This design comes from an exercise in tuning for small area on the open sky130 flow, not from production work.
The RTL was checked by simulation tests, not by an equivalence proof against the original design.
Some runs may be left out. An edit can pass the tests and still lose a function that they never use.

### config.mk
export PLATFORM = sky130hd
export DESIGN_NAME = core
export DESIGN_NICKNAME = core
export VERILOG_FILES = /design/flow/design.v
export SDC_FILE = /design/flow/constraint.sdc
export NUM_CORES = 8
export LEC_CHECK = 0
export CAP_MARGIN = 20
export CORE_MARGIN = 2
export CORE_UTILIZATION = 40
export SLEW_MARGIN = 20
### constraint.sdc
create_clock -name core_clock -period 60.0 [get_ports {clk}]
set_input_delay 12.0000 -clock core_clock [delete_from_list [all_inputs] [get_ports {clk}]]
set_output_delay 12.0000 -clock core_clock [all_outputs]
set_load 0.01 [all_outputs]
### design.v
module core (clk, sum_out, mem_in, inst, reset, req_in, sum_in, ack_in, req_out, ack_out, out);
parameter col = 8;
parameter bw = 8;
parameter bw_psum = 2*bw+4;
parameter pr = 16;
output [bw_psum+3:0] sum_out;
output [bw_psum*col-1:0] out;
input  [bw_psum+3:0] sum_in;
input ack_in;
input req_in;
output ack_out;
output req_out;
wire   [bw_psum*col-1:0] pmem_out;
input  [pr*bw-1:0] mem_in;
input  clk;
input  [18:0] inst; 
input  reset;
wire  div;
wire  acc;
wire  fifo_valid;
wire  [pr*bw-1:0] mac_in;
wire  [pr*bw-1:0] kmem_out;     
wire  [pr*bw-1:0] qmem_out;
wire  [bw_psum*col-1:0] pmem_in;
wire  [bw_psum*col-1:0] fifo_out;
wire  [bw_psum*col-1:0] sfp_out;
wire  [bw_psum*col-1:0] array_out;
wire  [col-1:0] fifo_wr;
wire  ofifo_rd;
wire [3:0] qkmem_add;
wire [3:0] pmem_add;
wire  qmem_rd;
wire  qmem_wr; 
wire  kmem_rd;
wire  kmem_wr; 
wire  pmem_rd;
wire  pmem_wr; 
assign div = inst[18];
assign acc = inst[17];
assign ofifo_rd = inst[16];
assign qkmem_add = inst[15:12];
assign pmem_add = inst[11:8];
assign qmem_rd = inst[5];
assign qmem_wr = inst[4];
assign kmem_rd = inst[3];
assign kmem_wr = inst[2];
assign pmem_rd = inst[1];
assign pmem_wr = inst[0];
assign mac_in  = inst[6] ? kmem_out : qmem_out;
assign pmem_in = (div) ? sfp_out :fifo_out;
assign out = pmem_in;
mac_array #(.bw(bw), .bw_psum(bw_psum), .col(col), .pr(pr)) mac_array_instance (
        .in(mac_in), 
        .clk(clk), 
        .reset(reset), 
        .inst(inst[7:6]),     
        .fifo_wr(fifo_wr),     
 .out(array_out)
);
wire o_empty;
wire req_in_q_q;
wire ack_in_q_q;
wire sfp_valid;
sfp_row #(.bw(bw), .bw_psum(bw_psum), .col(col)) sfp_row_instance (
        .clk(clk),
        .reset(reset),
        .acc(acc),
        .div(div),
        .fifo_ext_rd(ack_in_q_q),
        .sum_in(sum_in),
        .sum_out(sum_out),
        .sfp_in(pmem_out),
        .sfp_out(sfp_out),
        .o_empty(o_empty),
        .ack_out(ack_out),
        .req_in(req_in_q_q),
        .valid_out(sfp_valid)
);
ofifo #(.bw(bw_psum), .col(col))  ofifo_inst (
        .reset(reset),
        .clk(clk),
        .in(array_out),
        .wr(fifo_wr),
        .rd(ofifo_rd),
        .o_valid(fifo_valid),
        .out(fifo_out)
);
handshake handshake_init (
    .reset(reset), 
    .clk(clk), 
    .ready(!o_empty), 
    .ack(ack_in_q_q), 
    .req(req_out)
);
sync sync_ack_in (
        .clk(clk), 
        .in(ack_in), 
        .out(ack_in_q_q)
);
sync sync_req_in (
        .clk(clk), 
        .in(req_in), 
        .out(req_in_q_q)
);
sram_w16 #(.sram_bit(pr*bw)) qmem_instance (
        .CLK(clk),
        .D(mem_in),
        .Q(qmem_out),
        .CEN(!(qmem_rd||qmem_wr)),
        .WEN(!qmem_wr), 
        .A(qkmem_add)
);
sram_w16 #(.sram_bit(pr*bw)) kmem_instance (
        .CLK(clk),
        .D(mem_in),
        .Q(kmem_out),
        .CEN(!(kmem_rd||kmem_wr)),
        .WEN(!kmem_wr), 
        .A(qkmem_add)
);
wire pmem_sfp_wr = (sfp_valid) ? 1 : 0;
wire pmem_wr_disable = (div) ? 0 : pmem_wr;
sram_w16 #(.sram_bit(col*bw_psum)) psum_mem_instance (
        .CLK(clk),
        .D(pmem_in),
        .Q(pmem_out),
        .CEN(!(pmem_rd||pmem_wr)),
        .WEN(!(pmem_wr_disable || pmem_sfp_wr)), 
        .A(pmem_add)
);
endmodule
module sfp_row (clk, reset, acc, div, fifo_ext_rd, sum_in, sum_out, sfp_in, sfp_out, o_empty, ack_out, req_in, valid_out);
  parameter col = 8;
  parameter bw = 8;
  parameter bw_psum = 2*bw+4;
  input  clk, reset, div, acc, fifo_ext_rd, req_in;
  input  [bw_psum+3:0] sum_in;
  input  [col*bw_psum-1:0] sfp_in;
  wire  [col*bw_psum-1:0] abs;
  reg    div_q;
  output [col*bw_psum-1:0] sfp_out;
  output [bw_psum+3:0] sum_out;
  output valid_out;
  output ack_out;
  output o_empty;
  assign ack_out = div_q;
  wire update_rd_ptr;
  wire update_ext_rd_ptr;
  reg valid;
  reg valid_q;
  reg valid_q_q;
  reg fifo_ext_rd_q;
  reg acc_q;
  wire [bw_psum+3:0] sum_this_core;
  wire signed [bw_psum-1:0] sum_2core;
  wire signed [bw_psum-1:0] sfp_in_sign0;
  wire signed [bw_psum-1:0] sfp_in_sign1;
  wire signed [bw_psum-1:0] sfp_in_sign2;
  wire signed [bw_psum-1:0] sfp_in_sign3;
  wire signed [bw_psum-1:0] sfp_in_sign4;
  wire signed [bw_psum-1:0] sfp_in_sign5;
  wire signed [bw_psum-1:0] sfp_in_sign6;
  wire signed [bw_psum-1:0] sfp_in_sign7;
  reg signed [bw_psum-1:0] sfp_out_sign0;
  reg signed [bw_psum-1:0] sfp_out_sign1;
  reg signed [bw_psum-1:0] sfp_out_sign2;
  reg signed [bw_psum-1:0] sfp_out_sign3;
  reg signed [bw_psum-1:0] sfp_out_sign4;
  reg signed [bw_psum-1:0] sfp_out_sign5;
  reg signed [bw_psum-1:0] sfp_out_sign6;
  reg signed [bw_psum-1:0] sfp_out_sign7;
  reg [bw_psum+3:0] sum_q;
  reg fifo_wr;
  assign sfp_in_sign0 =  sfp_in[bw_psum*1-1 : bw_psum*0];
  assign sfp_in_sign1 =  sfp_in[bw_psum*2-1 : bw_psum*1];
  assign sfp_in_sign2 =  sfp_in[bw_psum*3-1 : bw_psum*2];
  assign sfp_in_sign3 =  sfp_in[bw_psum*4-1 : bw_psum*3];
  assign sfp_in_sign4 =  sfp_in[bw_psum*5-1 : bw_psum*4];
  assign sfp_in_sign5 =  sfp_in[bw_psum*6-1 : bw_psum*5];
  assign sfp_in_sign6 =  sfp_in[bw_psum*7-1 : bw_psum*6];
  assign sfp_in_sign7 =  sfp_in[bw_psum*8-1 : bw_psum*7];
  assign sfp_out[bw_psum*1-1 : bw_psum*0] = sfp_out_sign0;
  assign sfp_out[bw_psum*2-1 : bw_psum*1] = sfp_out_sign1;
  assign sfp_out[bw_psum*3-1 : bw_psum*2] = sfp_out_sign2;
  assign sfp_out[bw_psum*4-1 : bw_psum*3] = sfp_out_sign3;
  assign sfp_out[bw_psum*5-1 : bw_psum*4] = sfp_out_sign4;
  assign sfp_out[bw_psum*6-1 : bw_psum*5] = sfp_out_sign5;
  assign sfp_out[bw_psum*7-1 : bw_psum*6] = sfp_out_sign6;
  assign sfp_out[bw_psum*8-1 : bw_psum*7] = sfp_out_sign7;
  assign sum_2core = sum_this_core[bw_psum+3:7] + sum_in[bw_psum+3:7];
  wire signed [bw_psum-1:0] quot0 = sfp_in_sign0 / sum_2core;
  wire signed [bw_psum-1:0] quot1 = sfp_in_sign1 / sum_2core;
  wire signed [bw_psum-1:0] quot2 = sfp_in_sign2 / sum_2core;
  wire signed [bw_psum-1:0] quot3 = sfp_in_sign3 / sum_2core;
  wire signed [bw_psum-1:0] quot4 = sfp_in_sign4 / sum_2core;
  wire signed [bw_psum-1:0] quot5 = sfp_in_sign5 / sum_2core;
  wire signed [bw_psum-1:0] quot6 = sfp_in_sign6 / sum_2core;
  wire signed [bw_psum-1:0] quot7 = sfp_in_sign7 / sum_2core;
  assign abs[bw_psum*1-1 : bw_psum*0] = (sfp_in[bw_psum*1-1]) ?  (~sfp_in[bw_psum*1-1 : bw_psum*0] + 1)  :  sfp_in[bw_psum*1-1 : bw_psum*0];
  assign abs[bw_psum*2-1 : bw_psum*1] = (sfp_in[bw_psum*2-1]) ?  (~sfp_in[bw_psum*2-1 : bw_psum*1] + 1)  :  sfp_in[bw_psum*2-1 : bw_psum*1];
  assign abs[bw_psum*3-1 : bw_psum*2] = (sfp_in[bw_psum*3-1]) ?  (~sfp_in[bw_psum*3-1 : bw_psum*2] + 1)  :  sfp_in[bw_psum*3-1 : bw_psum*2];
  assign abs[bw_psum*4-1 : bw_psum*3] = (sfp_in[bw_psum*4-1]) ?  (~sfp_in[bw_psum*4-1 : bw_psum*3] + 1)  :  sfp_in[bw_psum*4-1 : bw_psum*3];
  assign abs[bw_psum*5-1 : bw_psum*4] = (sfp_in[bw_psum*5-1]) ?  (~sfp_in[bw_psum*5-1 : bw_psum*4] + 1)  :  sfp_in[bw_psum*5-1 : bw_psum*4];
  assign abs[bw_psum*6-1 : bw_psum*5] = (sfp_in[bw_psum*6-1]) ?  (~sfp_in[bw_psum*6-1 : bw_psum*5] + 1)  :  sfp_in[bw_psum*6-1 : bw_psum*5];
  assign abs[bw_psum*7-1 : bw_psum*6] = (sfp_in[bw_psum*7-1]) ?  (~sfp_in[bw_psum*7-1 : bw_psum*6] + 1)  :  sfp_in[bw_psum*7-1 : bw_psum*6];
  assign abs[bw_psum*8-1 : bw_psum*7] = (sfp_in[bw_psum*8-1]) ?  (~sfp_in[bw_psum*8-1 : bw_psum*7] + 1)  :  sfp_in[bw_psum*8-1 : bw_psum*7];
  fifo_depth16 #(.bw(bw_psum+4)) fifo_inst_int (
     .rd_clk(clk), 
     .wr_clk(clk), 
     .in(sum_q),
     .out(sum_this_core), 
     .rd(update_rd_ptr), 
     .wr(fifo_wr), 
     .reset(reset)
  );
  fifo_depth16 #(.bw(bw_psum+4)) fifo_inst_ext (
     .rd_clk(clk), 
     .wr_clk(clk), 
     .in(sum_q),
     .out(sum_out), 
     .rd(update_ext_rd_ptr), 
     .wr(fifo_wr), 
     .reset(reset),
     .o_empty(o_empty)
  );
  assign update_rd_ptr = (valid_q == 0 && valid == 1) ? 1 : 0;
  assign update_ext_rd_ptr = (fifo_ext_rd_q == 0 && fifo_ext_rd == 1) ? 1 : 0;
  assign valid_out = (valid_q_q == 0 && valid_q == 1 && valid == 1) ? 1 : 0;
  always @ (posedge clk) begin
    if (reset) begin
      fifo_wr <= 0;
      valid <= 0;
    end
    else begin
       fifo_ext_rd_q <= fifo_ext_rd;
       valid_q_q <= valid_q;
       valid_q <= valid;
       div_q <= div && req_in;
       acc_q <= acc;
       if (acc_q) begin
         sum_q <= 
           {4'b0, abs[bw_psum*1-1 : bw_psum*0]} +
           {4'b0, abs[bw_psum*2-1 : bw_psum*1]} +
           {4'b0, abs[bw_psum*3-1 : bw_psum*2]} +
           {4'b0, abs[bw_psum*4-1 : bw_psum*3]} +
           {4'b0, abs[bw_psum*5-1 : bw_psum*4]} +
           {4'b0, abs[bw_psum*6-1 : bw_psum*5]} +
           {4'b0, abs[bw_psum*7-1 : bw_psum*6]} +
           {4'b0, abs[bw_psum*8-1 : bw_psum*7]} ;
         fifo_wr <= 1;
       end
       else begin
         fifo_wr <= 0;
         valid <= 0;
         if (div && req_in) begin
           valid <= 1;
           sfp_out_sign0 <= (sum_2core == 0) ? {bw_psum{1'b0}} : quot0;
           sfp_out_sign1 <= (sum_2core == 0) ? {bw_psum{1'b0}} : quot1;
           sfp_out_sign2 <= (sum_2core == 0) ? {bw_psum{1'b0}} : quot2;
           sfp_out_sign3 <= (sum_2core == 0) ? {bw_psum{1'b0}} : quot3;
           sfp_out_sign4 <= (sum_2core == 0) ? {bw_psum{1'b0}} : quot4;
           sfp_out_sign5 <= (sum_2core == 0) ? {bw_psum{1'b0}} : quot5;
           sfp_out_sign6 <= (sum_2core == 0) ? {bw_psum{1'b0}} : quot6;
           sfp_out_sign7 <= (sum_2core == 0) ? {bw_psum{1'b0}} : quot7;
         end
       end
   end
 end
endmodule
module handshake(reset, clk, ready, ack, req);
input reset;
input clk;
input ready;
input ack;
output req;
parameter SIZE = 2;
parameter IDLE = 2'b00; 
parameter READY = 2'b01;  
parameter SENT_WAIT = 2'b10;
reg [1:0] counter;
reg   [SIZE-1:0]    state;   
wire  [SIZE-1:0]    next_state   ;
assign next_state = fsm_function(state, ready, ack, counter);
assign req = (state == SENT_WAIT);
function [SIZE-1:0] fsm_function;
    input [SIZE-1:0] state;
    input ready;
    input ack;
    input [1:0] counter;
    case (state)
     IDLE: if (ready) begin
                fsm_function = READY;
            end else 
                fsm_function = IDLE;
     READY: if (counter == 2'b11) begin  
                fsm_function = SENT_WAIT;
            end else
                fsm_function = READY;
     SENT_WAIT: if (ack) begin
                fsm_function = IDLE;
            end else 
                fsm_function = SENT_WAIT;
     default : fsm_function = IDLE;
    endcase
endfunction
always @ (posedge clk)
    begin
    if (reset) begin
        state <=  IDLE;
        counter <= 0;
    end else begin
        state <=  next_state;
        if (state == READY) begin
            counter <= counter + 1;
        end else begin
            counter <= 0;
        end
    end
end
endmodule
module sync(clk, in, out);
input  in; 
input  clk;
output out;
reg    int1; 
reg    int2; 
assign out = int2;
always @ (posedge clk) begin
   int1 <= in;
   int2 <= int1;
end
endmodule
module mac_array (clk, reset, in, out, fifo_wr, inst);
parameter col = 8;
parameter bw = 8;
parameter bw_psum = 2*bw+6;
parameter pr = 8;
output [bw_psum*col-1:0] out;
input  [pr*bw-1:0] in;
input  clk, reset;
input  [1:0] inst;  
output [col-1:0] fifo_wr;
wire   [col*bw_psum-1:0] psum;
wire   [2*(col+1)-1:0] inst_temp;
wire   [2*(col+1)*bw*pr-1:0] q_temp;
genvar i;
assign inst_temp[1:0]    = inst;
assign q_temp[bw*pr-1:0] = in;
for (i=1; i < col+1 ; i=i+1) begin : col_idx
   mac_col #(.bw(bw), .bw_psum(bw_psum), .pr(pr), .col_id(i)) mac_col_inst (
        .q_in( q_temp[pr*bw*i-1    :pr*bw*(i-1)]), 
        .q_out(q_temp[pr*bw*(i+1)-1:pr*bw*i]), 
        .clk(clk), 
        .reset(reset), 
        .fifo_wr(fifo_wr[i-1]),
        .i_inst(inst_temp[2*i-1:2*(i-1)]),     
        .o_inst(inst_temp[2*(i+1)-1:2*(i)]),     
	.out(out[bw_psum*i-1 : bw_psum*(i-1)])
   );
end 
endmodule
module mac_col (clk, reset, out, q_in, q_out, i_inst, fifo_wr, o_inst);
parameter bw = 8;
parameter bw_psum = 2*bw+6;
parameter pr = 8;
parameter col_id = 0;
output signed [bw_psum-1:0] out;
input  signed [pr*bw-1:0] q_in;
output signed [pr*bw-1:0] q_out;
input  clk, reset;
input  [1:0] i_inst;  
output [1:0] o_inst;  
output fifo_wr;
reg    load_ready_q;
reg    [3:0] cnt_q;
reg    [1:0] inst_q;
reg    [1:0] inst_2q;
reg   signed [pr*bw-1:0] query_q;
reg   signed [pr*bw-1:0] key_q;
wire  signed [bw_psum-1:0] psum;
assign o_inst = inst_q;
assign fifo_wr = inst_2q[1];
assign q_out  = query_q;
assign out = psum;
mac_16in #(.bw(bw), .bw_psum(bw_psum), .pr(pr)) mac_16in_instance (
        .a(query_q), 
        .b(key_q),
	.out(psum)
); 
always @ (posedge clk) begin
  if (reset) begin
    cnt_q <= 0;
    load_ready_q <= 1;
    inst_q <= 0;
    inst_2q <= 0;
  end
  else begin
    inst_q <= i_inst;
    inst_2q <= inst_q;
    if (inst_q[0]) begin
       query_q <= q_in;
       if (cnt_q == 9-col_id)begin
         cnt_q <= 0;
         key_q <= q_in;
         load_ready_q <= 0;
       end
       else if (load_ready_q)
         cnt_q <= cnt_q + 1;
    end
    else if(inst_q[1]) begin
      query_q <= q_in;
    end
  end
end
endmodule
module mac_16in (out, a, b);
parameter bw = 8;
parameter bw_psum = 2*bw+6;
parameter pr = 64;  
output [bw_psum-1:0] out;
input  [pr*bw-1:0] a;
input  [pr*bw-1:0] b;
wire		[2*bw-1:0]	product0	;
wire		[2*bw-1:0]	product1	;
wire		[2*bw-1:0]	product2	;
wire		[2*bw-1:0]	product3	;
wire		[2*bw-1:0]	product4	;
wire		[2*bw-1:0]	product5	;
wire		[2*bw-1:0]	product6	;
wire		[2*bw-1:0]	product7	;
wire		[2*bw-1:0]	product8	;
wire	[2*bw-1:0]	product9	;
wire		[2*bw-1:0]	product10	;
wire		[2*bw-1:0]	product11	;
wire		[2*bw-1:0]	product12	;
wire		[2*bw-1:0]	product13	;
wire		[2*bw-1:0]	product14	;
wire		[2*bw-1:0]	product15	;
genvar i;
assign	product0	=	{{(bw){a[bw*	1	-1]}},	a[bw*	1	-1:bw*	0	]}	*	{{(bw){b[bw*	1	-1]}},	b[bw*	1	-1:	bw*	0	]};
assign	product1	=	{{(bw){a[bw*	2	-1]}},	a[bw*	2	-1:bw*	1	]}	*	{{(bw){b[bw*	2	-1]}},	b[bw*	2	-1:	bw*	1	]};
assign	product2	=	{{(bw){a[bw*	3	-1]}},	a[bw*	3	-1:bw*	2	]}	*	{{(bw){b[bw*	3	-1]}},	b[bw*	3	-1:	bw*	2	]};
assign	product3	=	{{(bw){a[bw*	4	-1]}},	a[bw*	4	-1:bw*	3	]}	*	{{(bw){b[bw*	4	-1]}},	b[bw*	4	-1:	bw*	3	]};
assign	product4	=	{{(bw){a[bw*	5	-1]}},	a[bw*	5	-1:bw*	4	]}	*	{{(bw){b[bw*	5	-1]}},	b[bw*	5	-1:	bw*	4	]};
assign	product5	=	{{(bw){a[bw*	6	-1]}},	a[bw*	6	-1:bw*	5	]}	*	{{(bw){b[bw*	6	-1]}},	b[bw*	6	-1:	bw*	5	]};
assign	product6	=	{{(bw){a[bw*	7	-1]}},	a[bw*	7	-1:bw*	6	]}	*	{{(bw){b[bw*	7	-1]}},	b[bw*	7	-1:	bw*	6	]};
assign	product7	=	{{(bw){a[bw*	8	-1]}},	a[bw*	8	-1:bw*	7	]}	*	{{(bw){b[bw*	8	-1]}},	b[bw*	8	-1:	bw*	7	]};
assign	product8	=	{{(bw){a[bw*	9	-1]}},	a[bw*	9	-1:bw*	8	]}	*	{{(bw){b[bw*	9	-1]}},	b[bw*	9	-1:	bw*	8	]};
assign	product9	=	{{(bw){a[bw*	10	-1]}},	a[bw*	10	-1:bw*	9	]}	*	{{(bw){b[bw*	10	-1]}},	b[bw*	10	-1:	bw*	9	]};
assign	product10	=	{{(bw){a[bw*	11	-1]}},	a[bw*	11	-1:bw*	10	]}	*	{{(bw){b[bw*	11	-1]}},	b[bw*	11	-1:	bw*	10	]};
assign	product11	=	{{(bw){a[bw*	12	-1]}},	a[bw*	12	-1:bw*	11	]}	*	{{(bw){b[bw*	12	-1]}},	b[bw*	12	-1:	bw*	11	]};
assign	product12	=	{{(bw){a[bw*	13	-1]}},	a[bw*	13	-1:bw*	12	]}	*	{{(bw){b[bw*	13	-1]}},	b[bw*	13	-1:	bw*	12	]};
assign	product13	=	{{(bw){a[bw*	14	-1]}},	a[bw*	14	-1:bw*	13	]}	*	{{(bw){b[bw*	14	-1]}},	b[bw*	14	-1:	bw*	13	]};
assign	product14	=	{{(bw){a[bw*	15	-1]}},	a[bw*	15	-1:bw*	14	]}	*	{{(bw){b[bw*	15	-1]}},	b[bw*	15	-1:	bw*	14	]};
assign	product15	=	{{(bw){a[bw*	16	-1]}},	a[bw*	16	-1:bw*	15	]}	*	{{(bw){b[bw*	16	-1]}},	b[bw*	16	-1:	bw*	15	]};
assign out = 
                {{(4){product0[2*bw-1]}},product0	}
	+	{{(4){product1[2*bw-1]}},product1	}
	+	{{(4){product2[2*bw-1]}},product2	}
	+	{{(4){product3[2*bw-1]}},product3	}
	+	{{(4){product4[2*bw-1]}},product4	}
	+	{{(4){product5[2*bw-1]}},product5	}
	+	{{(4){product6[2*bw-1]}},product6	}
	+	{{(4){product7[2*bw-1]}},product7	}
	+	{{(4){product8[2*bw-1]}},product8	}
	+	{{(4){product9[2*bw-1]}},product9	}
	+	{{(4){product10[2*bw-1]}},product10	}
	+	{{(4){product11[2*bw-1]}},product11	}
	+	{{(4){product12[2*bw-1]}},product12	}
	+	{{(4){product13[2*bw-1]}},product13	}
	+	{{(4){product14[2*bw-1]}},product14	}
	+	{{(4){product15[2*bw-1]}},product15	};
endmodule
module ofifo (clk, in, out, rd, wr, o_valid, reset, o_full);
  parameter col  = 16;
  parameter simd = 1;
  parameter bw = 24;
  input  clk;
  input  [col-1:0] wr;
  input  rd;
  input  reset;
  input  [simd*col*bw-1:0] in;
  output [simd*col*bw-1:0] out;
  output o_full;
  output o_valid;
  wire  [col-1:0] full;
  wire  [col-1:0] empty; 
  assign o_full = full[7];
  assign o_valid = !empty[0] && !empty[1] && !empty[2] && !empty[3] && !empty[4] && !empty[5] && !empty[6] && !empty[7];
  genvar i;
  for (i=0; i < col ; i=i+1) begin : col_idx
      fifo_depth16 #(.bw(bw), .simd(simd)) fifo_instance (
	 .rd_clk(clk),
	 .wr_clk(clk),
	 .rd(rd),
	 .wr(wr[i]),
	 .in(in[bw*simd*(i+1)-1:bw*simd*i]),
	 .out(out[bw*simd*(i+1)-1:bw*simd*i]),
	 .o_full(full[i]),
	 .o_empty(empty[i]),
         .reset(reset));
  end
endmodule
module fifo_depth16 (rd_clk, wr_clk, in, out, rd, wr, o_full, o_empty, reset);
  parameter bw = 4;
  parameter simd = 1;
  input  rd_clk;
  input  wr_clk;
  input  rd;
  input  wr;
  input  reset;
  output o_full;
  output o_empty;
  input  [simd*bw-1:0] in;
  output [simd*bw-1:0] out;
  wire full, empty;
  reg [4:0] rd_ptr;
  reg [4:0] wr_ptr;
  reg [simd*bw-1:0] q0;
  reg [simd*bw-1:0] q1;
  reg [simd*bw-1:0] q2;
  reg [simd*bw-1:0] q3;
  reg [simd*bw-1:0] q4;
  reg [simd*bw-1:0] q5;
  reg [simd*bw-1:0] q6;
  reg [simd*bw-1:0] q7;
  reg [simd*bw-1:0] q8;
  reg [simd*bw-1:0] q9;
  reg [simd*bw-1:0] q10;
  reg [simd*bw-1:0] q11;
  reg [simd*bw-1:0] q12;
  reg [simd*bw-1:0] q13;
  reg [simd*bw-1:0] q14;
  reg [simd*bw-1:0] q15;
 assign empty = (wr_ptr == rd_ptr) ? 1'b1 : 1'b0 ;
 assign full  = ((wr_ptr[3:0] == rd_ptr[3:0]) && (wr_ptr[4] != rd_ptr[4])) ? 1'b1 : 1'b0;
 assign o_full  = full;
 assign o_empty = empty;
  fifo_mux_16_1 #(.bw(bw), .simd(simd)) fifo_mux_16_1a (.in0(q0), .in1(q1), .in2(q2), .in3(q3), .in4(q4), .in5(q5), .in6(q6), .in7(q7),
                                 .in8(q8), .in9(q9), .in10(q10), .in11(q11), .in12(q12), .in13(q13), .in14(q14), .in15(q15),
	                         .sel(rd_ptr[3:0]), .out(out));
 always @ (posedge rd_clk) begin
   if (reset) begin
      rd_ptr <= 5'b00000;
   end
   else if ((rd == 1) && (empty == 0)) begin
      rd_ptr <= rd_ptr + 1;
   end
 end
 always @ (posedge wr_clk) begin
   if (reset) begin
      wr_ptr <= 5'b00000;
   end
   else begin 
      if ((wr == 1) && (full == 0)) begin
        wr_ptr <= wr_ptr + 1;
      end
      if (wr == 1) begin
        case (wr_ptr[3:0])
         4'b0000   :    q0  <= in ;
         4'b0001   :    q1  <= in ;
         4'b0010   :    q2  <= in ;
         4'b0011   :    q3  <= in ;
         4'b0100   :    q4  <= in ;
         4'b0101   :    q5  <= in ;
         4'b0110   :    q6  <= in ;
         4'b0111   :    q7  <= in ;
         4'b1000   :    q8  <= in ;
         4'b1001   :    q9  <= in ;
         4'b1010   :    q10 <= in ;
         4'b1011   :    q11 <= in ;
         4'b1100   :    q12 <= in ;
         4'b1101   :    q13 <= in ;
         4'b1110   :    q14 <= in ;
         4'b1111   :    q15 <= in ;
        endcase
      end
   end
 end
endmodule
module fifo_mux_16_1 (out, sel, in0, in1, in2, in3, in4, in5, in6, in7, in8, in9, in10, in11, in12, in13, in14, in15 );
  parameter bw = 4;
  parameter simd = 8;
  input  [3:0 ] sel ;
  input  [simd*bw-1:0] in0;
  input  [simd*bw-1:0] in1;
  input  [simd*bw-1:0] in2;
  input  [simd*bw-1:0] in3;
  input  [simd*bw-1:0] in4;
  input  [simd*bw-1:0] in5;
  input  [simd*bw-1:0] in6;
  input  [simd*bw-1:0] in7;
  input  [simd*bw-1:0] in8;
  input  [simd*bw-1:0] in9;
  input  [simd*bw-1:0] in10;
  input  [simd*bw-1:0] in11;
  input  [simd*bw-1:0] in12;
  input  [simd*bw-1:0] in13;
  input  [simd*bw-1:0] in14;
  input  [simd*bw-1:0] in15;
  output [simd*bw-1:0] out;
  wire   [simd*bw-1:0] out_sub0, out_sub1 ;
 fifo_mux_8_1  #(.bw(bw), .simd(simd)) mux_8_1a (.in0(in0), .in1(in1), .in2(in2), .in3(in3), .in4(in4), .in5(in5), .in6(in6), .in7(in7),       .sel(sel[2:0]), .out(out_sub0));
 fifo_mux_8_1  #(.bw(bw), .simd(simd)) mux_8_1b (.in0(in8), .in1(in9), .in2(in10), .in3(in11), .in4(in12), .in5(in13), .in6(in14), .in7(in15), .sel(sel[2:0]), .out(out_sub1));
 fifo_mux_2_1  #(.bw(bw), .simd(simd)) mux_2_1a (.in0(out_sub0), .in1(out_sub1), .sel(sel[3]), .out(out));
endmodule
module fifo_mux_8_1 (out, sel, in0, in1, in2, in3, in4, in5, in6, in7 );
  parameter bw = 4;
  parameter simd = 8;
  input  [2:0 ] sel ;
  input  [simd*bw-1:0] in0;
  input  [simd*bw-1:0] in1;
  input  [simd*bw-1:0] in2;
  input  [simd*bw-1:0] in3;
  input  [simd*bw-1:0] in4;
  input  [simd*bw-1:0] in5;
  input  [simd*bw-1:0] in6;
  input  [simd*bw-1:0] in7;
  output [simd*bw-1:0] out;
  wire   [simd*bw-1:0] out_sub0_0, out_sub0_1, out_sub0_2, out_sub0_3 ;
  wire   [simd*bw-1:0] out_sub1_0, out_sub1_1 ;
 fifo_mux_2_1 #(.bw(bw), .simd(simd)) fifo_mux_2_1a (.in0(in0), .in1(in1), .sel(sel[0]), .out(out_sub0_0));
 fifo_mux_2_1 #(.bw(bw), .simd(simd)) fifo_mux_2_1b (.in0(in2), .in1(in3), .sel(sel[0]), .out(out_sub0_1));
 fifo_mux_2_1 #(.bw(bw), .simd(simd)) fifo_mux_2_1c (.in0(in4), .in1(in5), .sel(sel[0]), .out(out_sub0_2));
 fifo_mux_2_1 #(.bw(bw), .simd(simd)) fifo_mux_2_1d (.in0(in6), .in1(in7), .sel(sel[0]), .out(out_sub0_3));
 fifo_mux_2_1 #(.bw(bw), .simd(simd)) fifo_mux_2_1e (.in0(out_sub0_0), .in1(out_sub0_1), .sel(sel[1]), .out(out_sub1_0));
 fifo_mux_2_1 #(.bw(bw), .simd(simd)) fifo_mux_2_1f (.in0(out_sub0_2), .in1(out_sub0_3), .sel(sel[1]), .out(out_sub1_1));
 fifo_mux_2_1 #(.bw(bw), .simd(simd)) fifo_mux_2_1g (.in0(out_sub1_0), .in1(out_sub1_1), .sel(sel[2]), .out(out));
endmodule
module fifo_mux_2_1(in0, in1, sel, out);
  parameter bw = 8;
  parameter simd = 4;
  input [simd*bw-1:0] in0;
  input [simd*bw-1:0] in1; 
  input sel;
  output [simd*bw-1:0] out;
  wire sbar; 
  wire [simd*bw-1:0] w1, w2, out;
  genvar i;
  not G01 (sbar, sel);
  for (i=0; i < simd*bw ; i=i+1) begin : gen
     and G0  (w1[i], in0[i], sbar);
     and G1  (w2[i], in1[i], sel);
     or  G2  (out[i], w1[i], w2[i]);
  end
 endmodule
module sram_w16 (CLK, D, Q, CEN, WEN, A);
  parameter sram_bit = 128;
  input  CLK;
  input  WEN;
  input  CEN;
  input  [sram_bit-1:0] D;
  input  [3:0] A;
  output reg [sram_bit-1:0] Q;
  reg [sram_bit-1:0] memory0;
  reg [sram_bit-1:0] memory1;
  reg [sram_bit-1:0] memory2;
  reg [sram_bit-1:0] memory3;
  reg [sram_bit-1:0] memory4;
  reg [sram_bit-1:0] memory5;
  reg [sram_bit-1:0] memory6;
  reg [sram_bit-1:0] memory7;
  reg [sram_bit-1:0] memory8;
  reg [sram_bit-1:0] memory9;
  reg [sram_bit-1:0] memory10;
  reg [sram_bit-1:0] memory11;
  reg [sram_bit-1:0] memory12;
  reg [sram_bit-1:0] memory13;
  reg [sram_bit-1:0] memory14;
  reg [sram_bit-1:0] memory15;
  always @ (posedge CLK) begin
   if (!CEN && WEN) begin  
     case (A)
      4'b0000: Q <= memory0; 
      4'b0001: Q <= memory1; 
      4'b0010: Q <= memory2; 
      4'b0011: Q <= memory3; 
      4'b0100: Q <= memory4; 
      4'b0101: Q <= memory5; 
      4'b0110: Q <= memory6; 
      4'b0111: Q <= memory7; 
      4'b1000: Q <= memory8; 
      4'b1001: Q <= memory9; 
      4'b1010: Q <= memory10; 
      4'b1011: Q <= memory11; 
      4'b1100: Q <= memory12; 
      4'b1101: Q <= memory13; 
      4'b1110: Q <= memory14; 
      4'b1111: Q <= memory15; 
    endcase
   end
   else if (!CEN && !WEN) begin  
     case (A)
      4'b0000: memory0  <= D; 
      4'b0001: memory1  <= D; 
      4'b0010: memory2  <= D; 
      4'b0011: memory3  <= D; 
      4'b0100: memory4  <= D; 
      4'b0101: memory5  <= D; 
      4'b0110: memory6  <= D; 
      4'b0111: memory7  <= D; 
      4'b1000: memory8  <= D; 
      4'b1001: memory9  <= D; 
      4'b1010: memory10 <= D; 
      4'b1011: memory11 <= D; 
      4'b1100: memory12 <= D; 
      4'b1101: memory13 <= D; 
      4'b1110: memory14 <= D; 
      4'b1111: memory15 <= D; 
    endcase
  end
end
endmodule
### run.sh
#!/bin/bash
# synth_recipe.tcl (not shown) runs the flow's synth.tcl, then flattens the netlist and writes it again
# the make line also repeats each setting of config.mk as NAME=value (left out here)
make -C /OpenROAD-flow-scripts/flow DESIGN_CONFIG=/design/flow/config.mk WORK_HOME=/design/flow/orfs CLKGATE_MAP_FILE= SYNTH_SCRIPT=/design/flow/synth_recipe.tcl finish
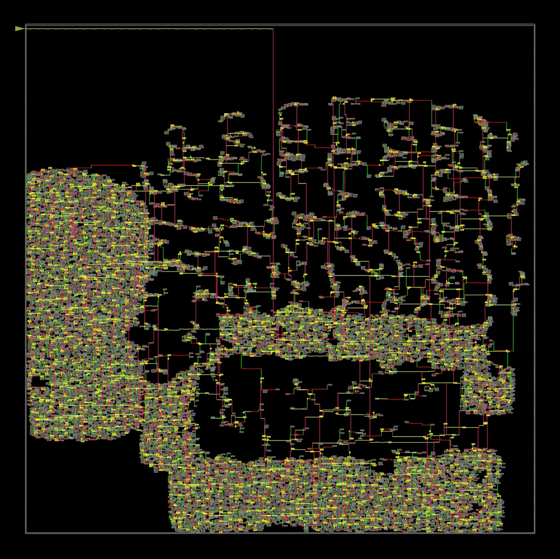
Figure 1: run 1, clock wiring as the flow saved it.
Seq cells: 12700
Layout clock buffers: 1697
TritonCTS Buffers: 1352
clk sinks: 12700

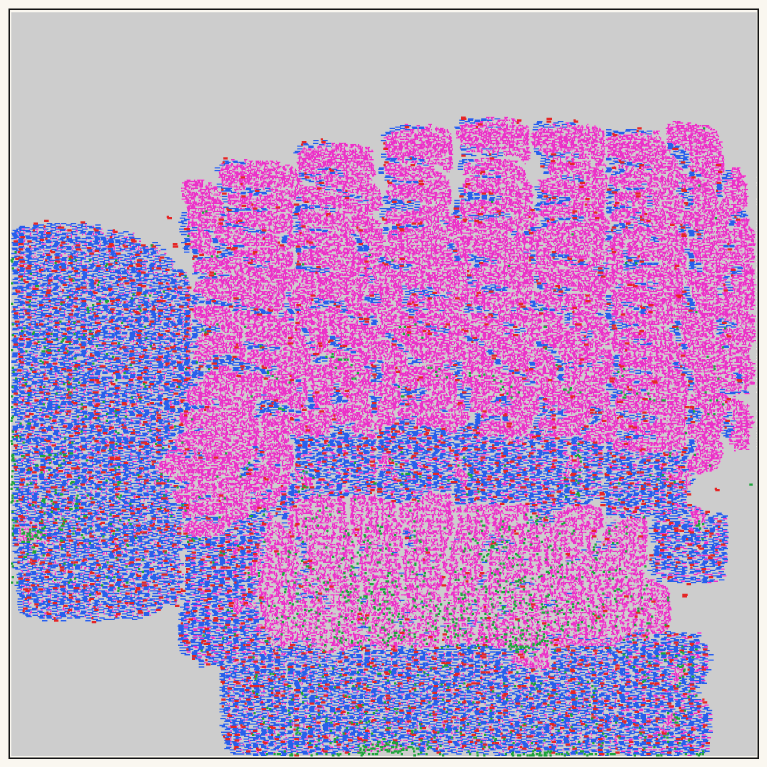
Figure 2: run 1, placed cells, one color a class.
Drawn at 0.5 px/um. Fill, decap, tap and diode cells in gray.
color	class	cells	share of their area
red	clock drivers and dummy loads	2404	4.5%
green	remaining buffers and delay cells	1617	1.5%
magenta	remaining logic cells	56072	54%
blue	registers	12692	40%

==> key figures, run 1 <==
Status
  • Status: no timing/DRC/antenna violations

Setup path
  • Worst path arrival time: 58690 ps
  • Crit. Startpoint: sum_in[9]
  • Reg-to-reg slack, setup: 10620 ps
  • Crit Path Max Fanout: 24
  • R2r startpoint: sfp_row_instance.fifo_inst_int.rd_ptr[0]
  • Crit. End Element: register
  • Worst path most repeated cell: ha_1
  • Slowest stage delay, CP: 590 ps
  • CP required: ~60000 ps
  • Startpoint type of the worst setup path: input pin
  • Critical R2R Capture: sfp_row_instance.sfp_out_sign1[19]
  • Worst r2r path cells: between 200 and 250
  • CP Buf/Inv Count: 14
  • Worst Setup EP: sfp_row_instance.sfp_out_sign1[19]
  • Crit path depth: 204
  • Largest delay share family, worst path: compound AO/OA/AOI/OAI gates
  • Critical path's slowest cell: clkdlybuf4s50_1

Logic synthesis
  • Synth Net Count: 85300
  • Post-Synth Adder-Cell Area: 0.286
  • Count of warnings emitted by yosys: 15
  • Synth top area cells: edfxtp_1 (42%), fa_1 (21%), ha_1 (8.0%), inv_1 (4.4%), and2_1 (3.4%)
  • Asr flop ratio synth: 0
  • Avg Inst Size Synth: 12.6 um^2
  • Flops & latches, synth: about 13000
  • Netlist Area Pre-Place: 889000 um^2
  • Area leader, netlist: edfxtp_1
  • Post-synth EDFFs: 12500
  • Synth Flop Type: edfxtp_1
  • Top cell type's share of synthesized area: 0.423
  • Simple-Gate Fraction of Synth Area: 0.0889
  • Syn Inst Count: between 70000 and 80000
  • Post-synthesis mux area share: 0.0332
  • Part of the Yosys area used for sequential elements: 0.427
  • Xor and xnor area share after synthesis: 0.0348
  • Main combinational cell family by area after synthesis: adder cells
  • Synth Area in Compound Gates: 0.0800

CTS
  • CTS clock-pin slew for the worst setup and hold paths: 60 ps
  • Clk root buf: clkbuf_16
  • CTS tree: done
  • Clock H-tree levels: 7
  • Later-pin clock latency in the skew report: 1440 ps
  • Max clock buf depth: 6

STA
  • Setup TNS: 0 ps
  • Setup violators final: 0
  • Final period util: 0.961
  • Setup Skew: 137 ps
  • Peak Freq: 17.4 MHz
  • Final Hold Vio Count: 0
  • Worst hold slack: about 330 ps
  • Slew headroom: 0.150
  • Minimum clock period: 57630 ps
  • Least-Margin Pin Slew: 1280 ps

Finish
  • Layout area overhead: 10.3%
  • Multi-input gate area: 468000 um^2
  • Final core area utilization: 0.442
  • Register area: around 380000 um^2
  • Fill count: 202000
  • Final nets: 86700
  • Top Registers: mac_array_instance.col_idx.mac_col_inst.key_q (1024), mac_array_instance.col_idx.mac_col_inst.query_q (1024)
  • Final Cell Area: 980000 um^2
  • Share of layout cells above drive strength 1: 0.0758

Detailed routing
  • # DRC: 0
  • Routed length per instance: around 26 um
  • Detailed router's first-iteration violation count: 53300
  • Vias post-DR: 563000
  • Final wirelength: 2680000 um
  • Via density: 5.51
  • First-pass detailed-route iteration total: 8
  • Antenna Violating Nets Remaining: 0

Floorplan
  • Die width: 1490 um
  • Die area: 2230000 um^2
  • Core Region: ~2200000 um^2
  • Die height: approximately 1500 um
  • Row cnt: 547

Placed design
  • Final Wtd Congestion: around 0.95
  • Placed inst area: 936000 um^2
  • DPL Wire Length: 1900000 um

Global route
  • Initial antenna violation count: ~250
  • Pin count of the biggest net entering global routing: 113
  • First-pass GRT wire length: 3920000 um
  • Total gr overflow: 0
  • Number of global-route vias before repair: 574000

Hold path
  • WHS Endpoint: sync_req_in.int2
  • Class of the worst hold path: register to register
  • WHS Path Cells: 0
  • Hold path start: sync_req_in.int1

Flow run
  • MaxCap Viol Count: 0
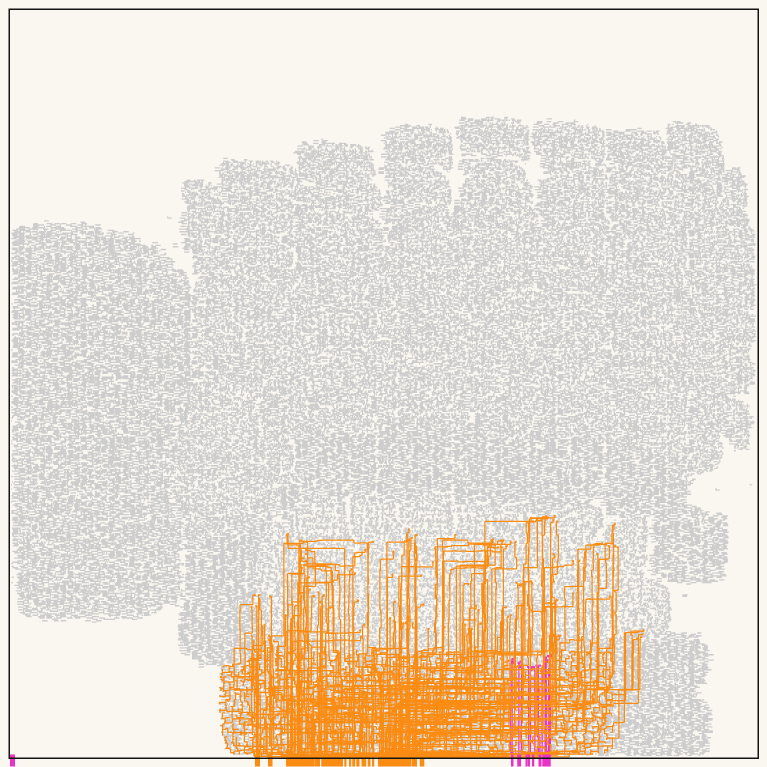
Figure 3: run 1, I/O nets highlighted.
Drawn at 0.5 px/um.
color	port	direction	edge	end cells	buffers	wire
magenta	`sum_in`	input	bottom	19	17	3280 um
orange	`out`	output	bottom	160	210	105 mm
IO Pins: 361
I/O Buffers: 353

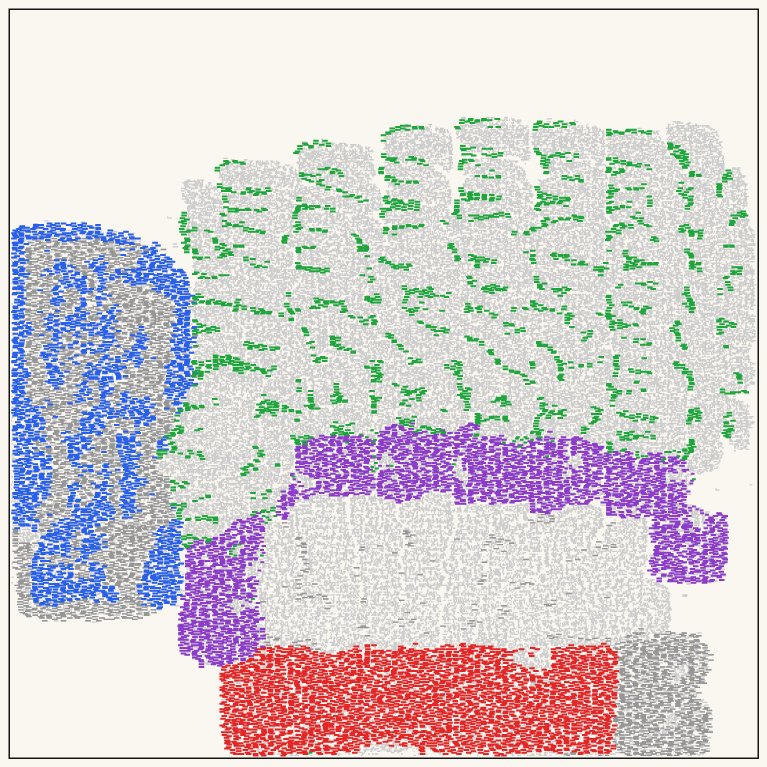
Figure 4: run 1, hierarchy map of the flops.
Drawn at 0.5 px/um. Other sequential cells in the stronger gray, the rest of the logic in the fainter gray.
color	scope	placed flops
red	`psum_mem_instance`	2720
green	`mac_array_instance`	2105
purple	`ofifo_inst`	2640
blue	`qmem_instance`	2176

## run 1: layout by cell type (no fill, tap or decap), types with 279 or more instances in the layout
cell type and n:
or3_1 279, clkbuf_16 1363, mux2_2 493, a21oi_1 2507, nand2_1 4268, a22o_1 350, xor2_1 631, a221oi_1 348
nand4_1 680, fa_1 9139, ha_1 5670, nor3_1 685, o21a_1 548, a22oi_1 2271, nor2_1 1834, inv_1 10400
and2_1 4790, buf_4 1179, o22a_1 414, nand3_1 662, clkbuf_1 301, mux4_2 1005, xnor2_1 2847, nand2b_1 1051
o21ai_0 1016, edfxtp_1 12500, a21o_1 630, o21bai_1 854, clkdlybuf4s50_1 322
## run 1: what timing repair did
item,4_1_cts,5_1_grt
gates resized for setup,4,264
pin swaps,0,26
hold buffers,0,0
hold endpoints to repair,0,0
buffers inserted,0,44
endpoints found under the setup margin,16,160
## run 1: metrics by stage
step                instances  worst slack [ps]
finish                 102000              2370
global route           102000              -128
CTS                    102000               142
detailed placement      99700             -1800
global placement        99700             -1430
floorplan               70400               375
## run 1: cell usage after synthesis, types with 156 or more instances
master    instances
ha_1           5671
mux4_2         1005
a221oi_1        352
nand4_1         680
nand3_1         668
o31ai_1         227
a31oi_1         156
and2_1         4824
o22a_1          414
nor2_1         2017
o21a_1          550
edfxtp_1      12500
a21oi_1        2527
clkbuf_1       1270
inv_1         10400
xnor2_1        2893
o21ai_0        1058
nor2b_1         221
xor2_1          638
buf_1           260
nand2_1        4277
mux2_2          493
a22oi_1        2273
nand2b_1       1052
fa_1           9140
or3_1           281
a22o_1          351
o21bai_1        855
dfxtp_1         167
a21o_1          631
nor3_1          758
## run 1: layout make-up
class                   count  area share
multi-input cells       45700       0.477
flip-flops and latches  12700       0.387
inverters               10400      0.0398
well taps               29400      0.0375
clock buffers            1697      0.0364
repair buffers           1617      0.0141
clock inverters           707     0.00719
diodes                    175    0.000447
## run 1: metal layers
layer,vias up,wire length [um],global-route usage
met2,20500,1250000,0.388
met1,292000,1080000,0.315
met3,4344,206000,0.0381
met4,82,139000,0.101
met5,-,575,0
li1,246000,-,-
==> run 2: too many edits to list; what changed since run 1 <==
design.v: 713 -> 6832 lines; modules unchanged: 0
  core: edited, 131 -> 233 lines
  dotp: new, 5309 lines
  absum8: new, 1279 lines
  divrow: new, 11 lines
  removed: sfp_row, handshake, sync, mac_array, mac_col, mac_16in, ofifo, fifo_depth16, fifo_mux_16_1, fifo_mux_8_1, fifo_mux_2_1, sram_w16
==> module divrow as of run 2 <==
module divrow (input [159:0] x, input [17:0] d, output [159:0] q);
  genvar g;
  wire signed [19:0] dd = {2'b0, d};
  generate
    for (g = 0; g < 8; g = g + 1) begin : l
      wire signed [19:0] xs = x[20*g +: 20];
      wire signed [19:0] qq = xs / dd;
      assign q[20*g +: 20] = (d == 18'd0) ? 20'd0 : qq;
    end
  endgenerate
endmodule
==> module core as of run 2 <==
module core (clk, sum_out, mem_in, inst, reset, req_in, sum_in, ack_in, req_out, ack_out, out);
  input          clk;
  input          reset;
  input  [18:0]  inst;
  input  [127:0] mem_in;
  input  [23:0]  sum_in;
  input          req_in;
  input          ack_in;
  output [23:0]  sum_out;
  output [159:0] out;
  output         req_out;
  output         ack_out;
  integer i;
  wire       div      = inst[18];
  wire       acc      = inst[17];
  wire       ofifo_rd = inst[16];
  wire [3:0] qk_add   = inst[15:12];
  wire [3:0] p_add    = inst[11:8];
  wire       ex       = inst[7];
  wire       ld       = inst[6];
  wire       q_rd     = inst[5];
  wire       q_wr     = inst[4];
  wire       k_rd     = inst[3];
  wire       k_wr     = inst[2];
  wire       p_rd     = inst[1];
  wire       p_wr     = inst[0];
  reg [2047:0] qm;
  reg [2047:0] km;
  reg [127:0]  qmem_out;
  reg [127:0]  kmem_out;
  reg [127:0]  q_rdata;
  reg [127:0]  k_rdata;
  always @(posedge clk) begin
    for (i = 0; i < 16; i = i + 1) begin
      if (q_wr && qk_add == i) qm[128*i +: 128] <= mem_in;
      if (k_wr && qk_add == i) km[128*i +: 128] <= mem_in;
    end
  end
  always @* begin
    q_rdata = 128'd0;
    k_rdata = 128'd0;
    for (i = 0; i < 16; i = i + 1) begin
      q_rdata = q_rdata | (qm[128*i +: 128] & {128{qk_add == i}});
      k_rdata = k_rdata | (km[128*i +: 128] & {128{qk_add == i}});
    end
  end
  always @(posedge clk) begin
    if (q_rd && !q_wr) qmem_out <= q_rdata;
    if (k_rd && !k_wr) kmem_out <= k_rdata;
  end
  wire [127:0] mac_in = ld ? kmem_out : qmem_out;
  reg [1023:0] qpipe;
  always @(posedge clk) qpipe <= {qpipe[895:0], mac_in};
  reg [15:0] instq;
  reg        inst2q_last;
  always @(posedge clk) begin
    if (reset) begin
      instq <= 16'd0;
      inst2q_last <= 1'b0;
    end else begin
      instq <= {instq[13:0], ex, ld};
      inst2q_last <= instq[15];
    end
  end
  wire [7:0] fifo_wr = {inst2q_last, instq[15], instq[13], instq[11], instq[9], instq[7], instq[5], instq[3]};
  reg [1023:0] keys;
  reg [31:0]   cnt;
  reg [7:0]    load_ready;
  wire [1023:0] q_in = {qpipe[895:0], mac_in};
  always @(posedge clk) begin
    for (i = 0; i < 8; i = i + 1) begin
      if (reset) begin
        cnt[4*i +: 4] <= 4'd0;
        load_ready[i] <= 1'b1;
      end else if (instq[2*i]) begin
        if (cnt[4*i +: 4] == 8 - i) begin
          cnt[4*i +: 4] <= 4'd0;
          keys[128*i +: 128] <= q_in[128*i +: 128];
          load_ready[i] <= 1'b0;
        end else if (load_ready[i]) begin
          cnt[4*i +: 4] <= cnt[4*i +: 4] + 4'd1;
        end
      end
    end
  end
  wire [159:0] psum;
  genvar g;
  generate
    for (g = 0; g < 8; g = g + 1) begin : col
      dotp u_dot (.a(qpipe[128*g +: 128]), .b(keys[128*g +: 128]), .y(psum[20*g +: 20]));
    end
  endgenerate
  reg [5119:0] ofq;       
  reg [39:0]   of_rp;
  reg [39:0]   of_wp;
  reg [159:0]  fifo_out;
  always @(posedge clk) begin
    for (i = 0; i < 8; i = i + 1) begin
      if (reset) begin
        of_rp[5*i +: 5] <= 5'd0;
        of_wp[5*i +: 5] <= 5'd0;
      end else begin
        if (ofifo_rd && of_rp[5*i +: 5] != of_wp[5*i +: 5])
          of_rp[5*i +: 5] <= of_rp[5*i +: 5] + 5'd1;
        if (fifo_wr[i] && !(of_wp[5*i +: 4] == of_rp[5*i +: 4] && of_wp[5*i+4] != of_rp[5*i+4]))
          of_wp[5*i +: 5] <= of_wp[5*i +: 5] + 5'd1;
      end
    end
  end
  always @(posedge clk) begin
    for (i = 0; i < 128; i = i + 1)
      if (!reset && fifo_wr[i/16] && of_wp[5*(i/16) +: 4] == (i%16))
        ofq[20*i +: 20] <= psum[20*(i/16) +: 20];
  end
  always @* begin
    fifo_out = 160'd0;
    for (i = 0; i < 128; i = i + 1)
      fifo_out[20*(i/16) +: 20] = fifo_out[20*(i/16) +: 20] |
        (ofq[320*(i/16) + 20*(i%16) +: 20] & {20{of_rp[5*(i/16) +: 4] == (i%16)}});
  end
  reg  [159:0] sfp_out;
  wire [159:0] pmem_in = div ? sfp_out : fifo_out;
  assign out = pmem_in;
  reg        fifo_wr_s;
  reg        valid;
  reg        valid_q;
  reg        valid_q_q;
  reg        fifo_ext_rd_q;
  reg        div_q;
  reg        acc_q;
  reg [23:0] sum_q;
  reg ack_s1, ack_s2, req_s1, req_s2;
  always @(posedge clk) begin
    ack_s1 <= ack_in; ack_s2 <= ack_s1;
    req_s1 <= req_in; req_s2 <= req_s1;
  end
  assign ack_out = div_q;
  reg [159:0] pmem_out;
  wire [23:0] abs_sum;
  absum8 u_abs (.x(pmem_out), .y(abs_sum));
  reg [271:0] sfi;        
  reg [383:0] sfe;        
  reg [4:0]   si_rp, si_wp, se_rp, se_wp;
  wire si_empty = si_rp == si_wp;
  wire si_full  = si_rp[3:0] == si_wp[3:0] && si_rp[4] != si_wp[4];
  wire se_empty = se_rp == se_wp;
  wire se_full  = se_rp[3:0] == se_wp[3:0] && se_rp[4] != se_wp[4];
  wire si_rd = valid && !valid_q;
  wire se_rd = ack_s2 && !fifo_ext_rd_q;
  wire sfp_valid = valid && valid_q && !valid_q_q;
  always @(posedge clk) begin
    if (reset) begin
      si_rp <= 5'd0; si_wp <= 5'd0; se_rp <= 5'd0; se_wp <= 5'd0;
    end else begin
      if (si_rd && !si_empty) si_rp <= si_rp + 5'd1;
      if (se_rd && !se_empty) se_rp <= se_rp + 5'd1;
      if (fifo_wr_s && !si_full) si_wp <= si_wp + 5'd1;
      if (fifo_wr_s && !se_full) se_wp <= se_wp + 5'd1;
      for (i = 0; i < 16; i = i + 1) begin
        if (fifo_wr_s && si_wp[3:0] == i) sfi[17*i +: 17] <= sum_q[23:7];
        if (fifo_wr_s && se_wp[3:0] == i) sfe[24*i +: 24] <= sum_q;
      end
    end
  end
  reg [16:0] sum_this;
  reg [23:0] sum_ext;
  always @* begin
    sum_this = 17'd0;
    sum_ext  = 24'd0;
    for (i = 0; i < 16; i = i + 1) begin
      sum_this = sum_this | (sfi[17*i +: 17] & {17{si_rp[3:0] == i}});
      sum_ext  = sum_ext  | (sfe[24*i +: 24] & {24{se_rp[3:0] == i}});
    end
  end
  assign sum_out = sum_ext;
  wire [17:0]  dsum = sum_this + sum_in[23:7];
  wire [159:0] quot;
  divrow u_div (.x(pmem_out), .d(dsum), .q(quot));
  always @(posedge clk) begin
    if (reset) begin
      fifo_wr_s <= 1'b0;
      valid <= 1'b0;
    end else begin
      fifo_ext_rd_q <= ack_s2;
      valid_q_q <= valid_q;
      valid_q <= valid;
      div_q <= div && req_s2;
      acc_q <= acc;
      if (acc_q) begin
        sum_q <= abs_sum;
        fifo_wr_s <= 1'b1;
      end else begin
        fifo_wr_s <= 1'b0;
        valid <= 1'b0;
        if (div && req_s2) begin
          valid <= 1'b1;
          sfp_out <= quot;
        end
      end
    end
  end
  reg [1:0] hs_state;
  reg [1:0] hs_cnt;
  assign req_out = hs_state == 2'b10;
  always @(posedge clk) begin
    if (reset) begin
      hs_state <= 2'b00;
      hs_cnt <= 2'b00;
    end else begin
      case (hs_state)
        2'b00: hs_state <= se_empty ? 2'b00 : 2'b01;
        2'b01: hs_state <= (hs_cnt == 2'b11) ? 2'b10 : 2'b01;
        2'b10: hs_state <= ack_s2 ? 2'b00 : 2'b10;
        default: hs_state <= 2'b00;
      endcase
      hs_cnt <= (hs_state == 2'b01) ? hs_cnt + 2'b01 : 2'b00;
    end
  end
  reg [2559:0] pm;
  reg [159:0]  p_rdata;
  wire p_en = p_rd || p_wr;
  wire p_we = (p_wr && !div) || sfp_valid;
  always @(posedge clk) begin
    for (i = 0; i < 16; i = i + 1)
      if (p_en && p_we && p_add == i) pm[160*i +: 160] <= pmem_in;
    if (p_en && !p_we) pmem_out <= p_rdata;
  end
  always @* begin
    p_rdata = 160'd0;
    for (i = 0; i < 16; i = i + 1)
      p_rdata = p_rdata | (pm[160*i +: 160] & {160{p_add == i}});
  end
endmodule
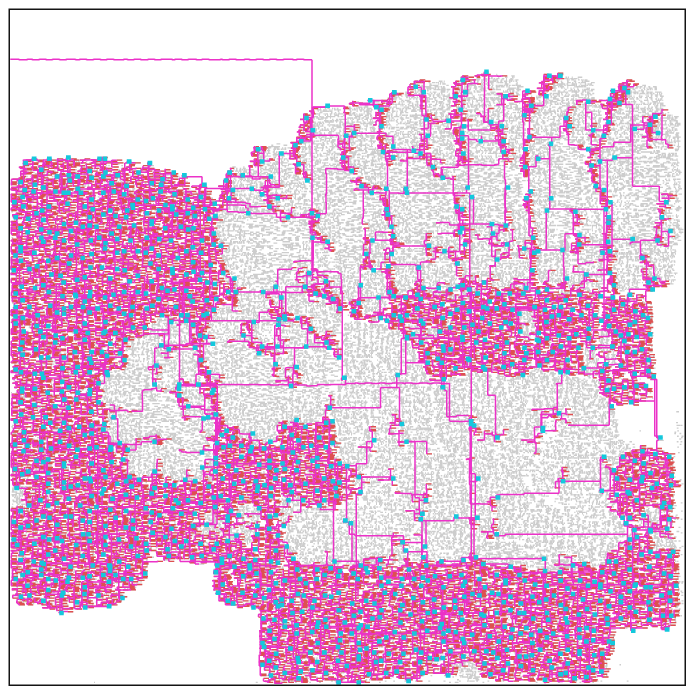
Figure 5: run 2, clock distribution.
Drawn at 0.5 px/um.
[magenta] clock wires | length: 155 mm
[red] flip-flops | count: 12659
[cyan] clock-net drivers | count: 1364
flops lie	widely spread
routed clock nets	1365
later-pin clock latency in the skew report: 1400 ps
Setup Skew: 126 ps

==> run 2 against run 1 <==
Against the previous run:
- the layout now fails its checks (antenna rules)
- critical path depth grew 5
- flip-flop and latch count down 33
- wire length grew 5.6%
- largest cell class is now sequential cells
==> key figures, run 2 <==
Status
  • Status: failed layout checks
  • SO Faults: antenna rules

Placed design
  • Final Wtd Congestion: 1.02 (+6.8%)
  • I/O Buffers: 352 (-0.28%)
  • Post-place setup slack: -665 ps (+1140 ps)

Hold path
  • Class of the worst hold path: register to register

Logic synthesis
  • Part of the Yosys area used for sequential elements: 0.509 (+0.0821)
  • Simple-Gate Fraction of Synth Area: 0.0660 (-0.0228)
  • Count leader, synth: edfxtp_1
  • Netlist Area Pre-Place: 724000 um^2 (-19%)
  • Syn Inst Count: 57300 (-19%)
  • Post-synthesis mux area share: 0.0318 (-0.00138)
  • Area leader, netlist: edfxtp_1
  • Top cell type's share of synthesized area: 0.476 (+0.0529)
  • Flops & latches, synth: 12700 (-0.26%)
  • Xor and xnor area share after synthesis: 0.0161 (-0.0187)
  • Synth Net Count: 64400 (-25%)
  • Synth Flop Type: edfxtp_1
  • Synth top cells by count: edfxtp_1 (11500), fa_1 (5029), nor2_1 (4401), clkbuf_1 (4336), a22oi_1 (4039)
  • Main combinational cell family by area after synthesis: adder cells

Detailed routing
  • Via density: 6.31 (+15%)
  • Antenna Violating Nets Remaining: 1 (+1)
  • Vias post-DR: 514000 (-8.8%)
  • Routed length per instance: 34.8 um (+33%)
  • Wire length on met2: 1290000 um (+3.2%)
  • First-pass detailed-route iteration total: 10 (+2)
  • WL met3: 250000 um (+21%)
  • Final wirelength: 2830000 um (+5.6%)
  • M1 WL: 1070000 um (-1.4%)

CTS
  • Clk root buf: clkbuf_16
  • Clock H-tree levels: 7 (unchanged)
  • Max clock buf depth: 6 (unchanged)
  • CTS Hold Bufs: 0 (unchanged)
  • CTS clock-pin slew for the worst setup and hold paths: 60 ps (about the same)
  • TritonCTS Buffers: 1364 (+0.89%)
  • Clk sinks: 12700 (-0.26%)

Finish
  • Top Registers: ofq (2560), pm (2560)
  • Layout area overhead: 10.6%
  • Final nets: 63300 (-27%)
  • Layout Cells excl Fill: 81400 (-20%)
  • Most common cell after layout, fill and taps aside: edfxtp_1
  • Commonest non-fill, non-tap cells in the layout: edfxtp_1 (11500), fa_1 (5028), nor2_1 (4243)

STA
  • Minimum clock period: 57420 ps (-210 ps)
  • Setup violators final: 0 (unchanged)
  • Peak Freq: 17.4 MHz (+0.36%)
  • Slew headroom: 0.162 (+0.0130)
  • Least-Margin Pin Slew: 1260 ps (-19.5 ps)
  • Final period util: 0.957 (-0.00349)

Floorplan
  • Die width: 1350 um (-9.8%)
  • IO Pins: 361 (unchanged)
  • Die height: 1350 um (-9.8%)
  • Row cnt: 494 (-9.7%)
  • Core Region: 1810000 um^2 (-19%)
  • Die area: 1820000 um^2 (-19%)

Setup path
  • Worst path arrival time: 58600 ps (-90 ps)
  • Reg-to-reg slack, setup: 11450 ps (+830 ps)
  • Critical path's slowest cell: or4b_2

Global route
  • First-pass GRT wire length: 3910000 um (-0.33%)
  • Pin count of the biggest net entering global routing: 128 (+13%)
  • Initial antenna violation count: 241 (-2.0%)
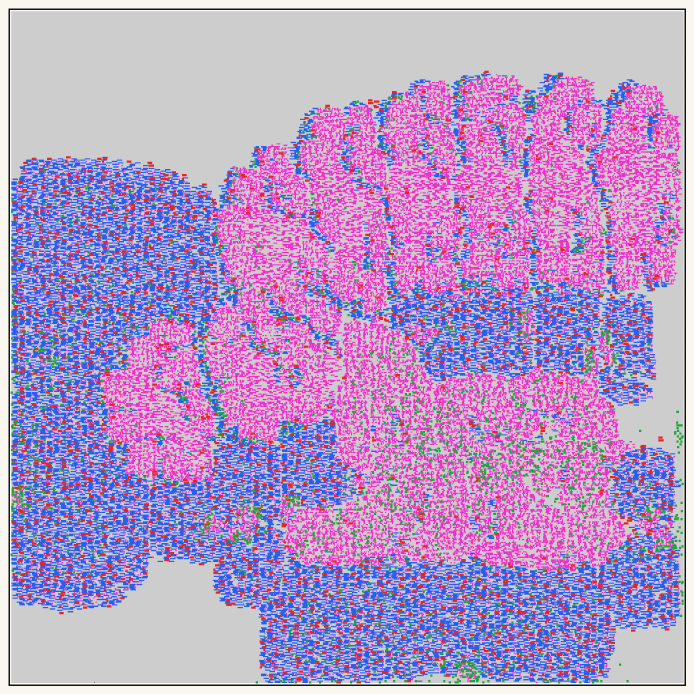
Figure 6: run 2, placed cells, one color a class.
Drawn at 0.5 px/um. Fill, decap, tap and diode cells in gray.
color	class	cells	share of their area
green	remaining buffers and delay cells	2260	2.4%
blue	registers	12659	48%
red	clock drivers and dummy loads	2379	5.5%
magenta	remaining logic cells	39836	44%
Final Cell Area: 800000 um^2
final core area utilization: 0.443

[run 2: final cells by class]
type | instances | area (um^2)
antenna | 213 | 533
clock buffer | 1709 | 36500
clock inverter | 670 | 5860
fill | 163000 | 1010000
inverter | 2397 | 9050
multi-input combinational | 37400 | 331000
sequential | 12700 | 368000
tap | 24100 | 30100
timing repair buffer | 2260 | 18800
[run 2: metrics by stage]
step	hold WS, ps	cell area, um^2
after floorplan	310	724000
after global placement	319	756000
after detailed placement	324	756000
after CTS	334	798000
after global routing	345	800000
final	330	800000
[run 2: cells by family after synthesis]
| family | Yosys count |
|---|---|
| compound gates | 16700 |
| other cells | 1 |
| fa+ha+maj | 6994 |
| buf+inv | 7159 |
| simple gates | 10400 |
| mux | 2103 |
| flops | 12700 |
| xor+xnor | 1328 |
[run 2: critical path, delay by kind of cell]
family / cells / cell delay, ps
fa+ha+maj: 21 / 6600
mux: 7 / 2090
compound gates: 116 / 24590
buf+inv: 17 / 3500
simple gates: 48 / 9700
[run 2: worst paths after layout]
check,start,to,cells after the start
max,sum_in[8],sfp_out[118],209
min,req_s1,req_s2,0
max reg2reg,si_rp[0],sfp_out[118],213
min reg2reg,req_s1,req_s2,0
[run 2: what timing repair did]
action,in CTS,in global routing
resized for setup,0,273
setup buffers,0,41
endpoints found under the hold margin,0,0
setup endpoints to repair,0,160
[run 2: per-layer routing]
| metal | global-route usage | vias up |
|---|---|---|
| met3 | 0.0485 | 6014 |
| met4 | 0.186 | 90 |
| met2 | 0.478 | 29500 |
| met5 | 0 | - |
| li1 | - | 215000 |
| met1 | 0.386 | 263000 |

-- what the ideal ports hide --
No port has a modelled driver above. Below, the same layouts with a new extraction and two added sets of constraints.
Step 1 (the two cells are an assumption about what drives the block):
set clk [get_ports {clk}]
set_driving_cell -lib_cell sky130_fd_sc_hd__clkbuf_16 $clk
set_driving_cell -lib_cell sky130_fd_sc_hd__buf_2 [delete_from_list [all_inputs] $clk]
Step 2 moves the port delays by t, midway between the first and last clock arrival at a register: inputs arrive t later, outputs are due t later. That takes back most of the time a late clock gives input paths.
Slacks: ideal ports / drivers / drivers and shift; pairs: ideal ports / drivers.
| run | t, ns | setup WS [ns] | slew at the worst register clock pin (ns) | cell pins on the clock port's net |
|---|---|---|---|---|
| run 1 | 1.587 | 2.368 / 2.559 / 0.972 | 0.08 / 0.08 | 1 |
| run 2 | 1.522 | 2.577 / 2.738 / 1.217 | 0.08 / 0.08 | 1 |
The setup slack of run 1, which loses most, moves by +0.191 ns with the drivers and by -1.396 ns with both steps.
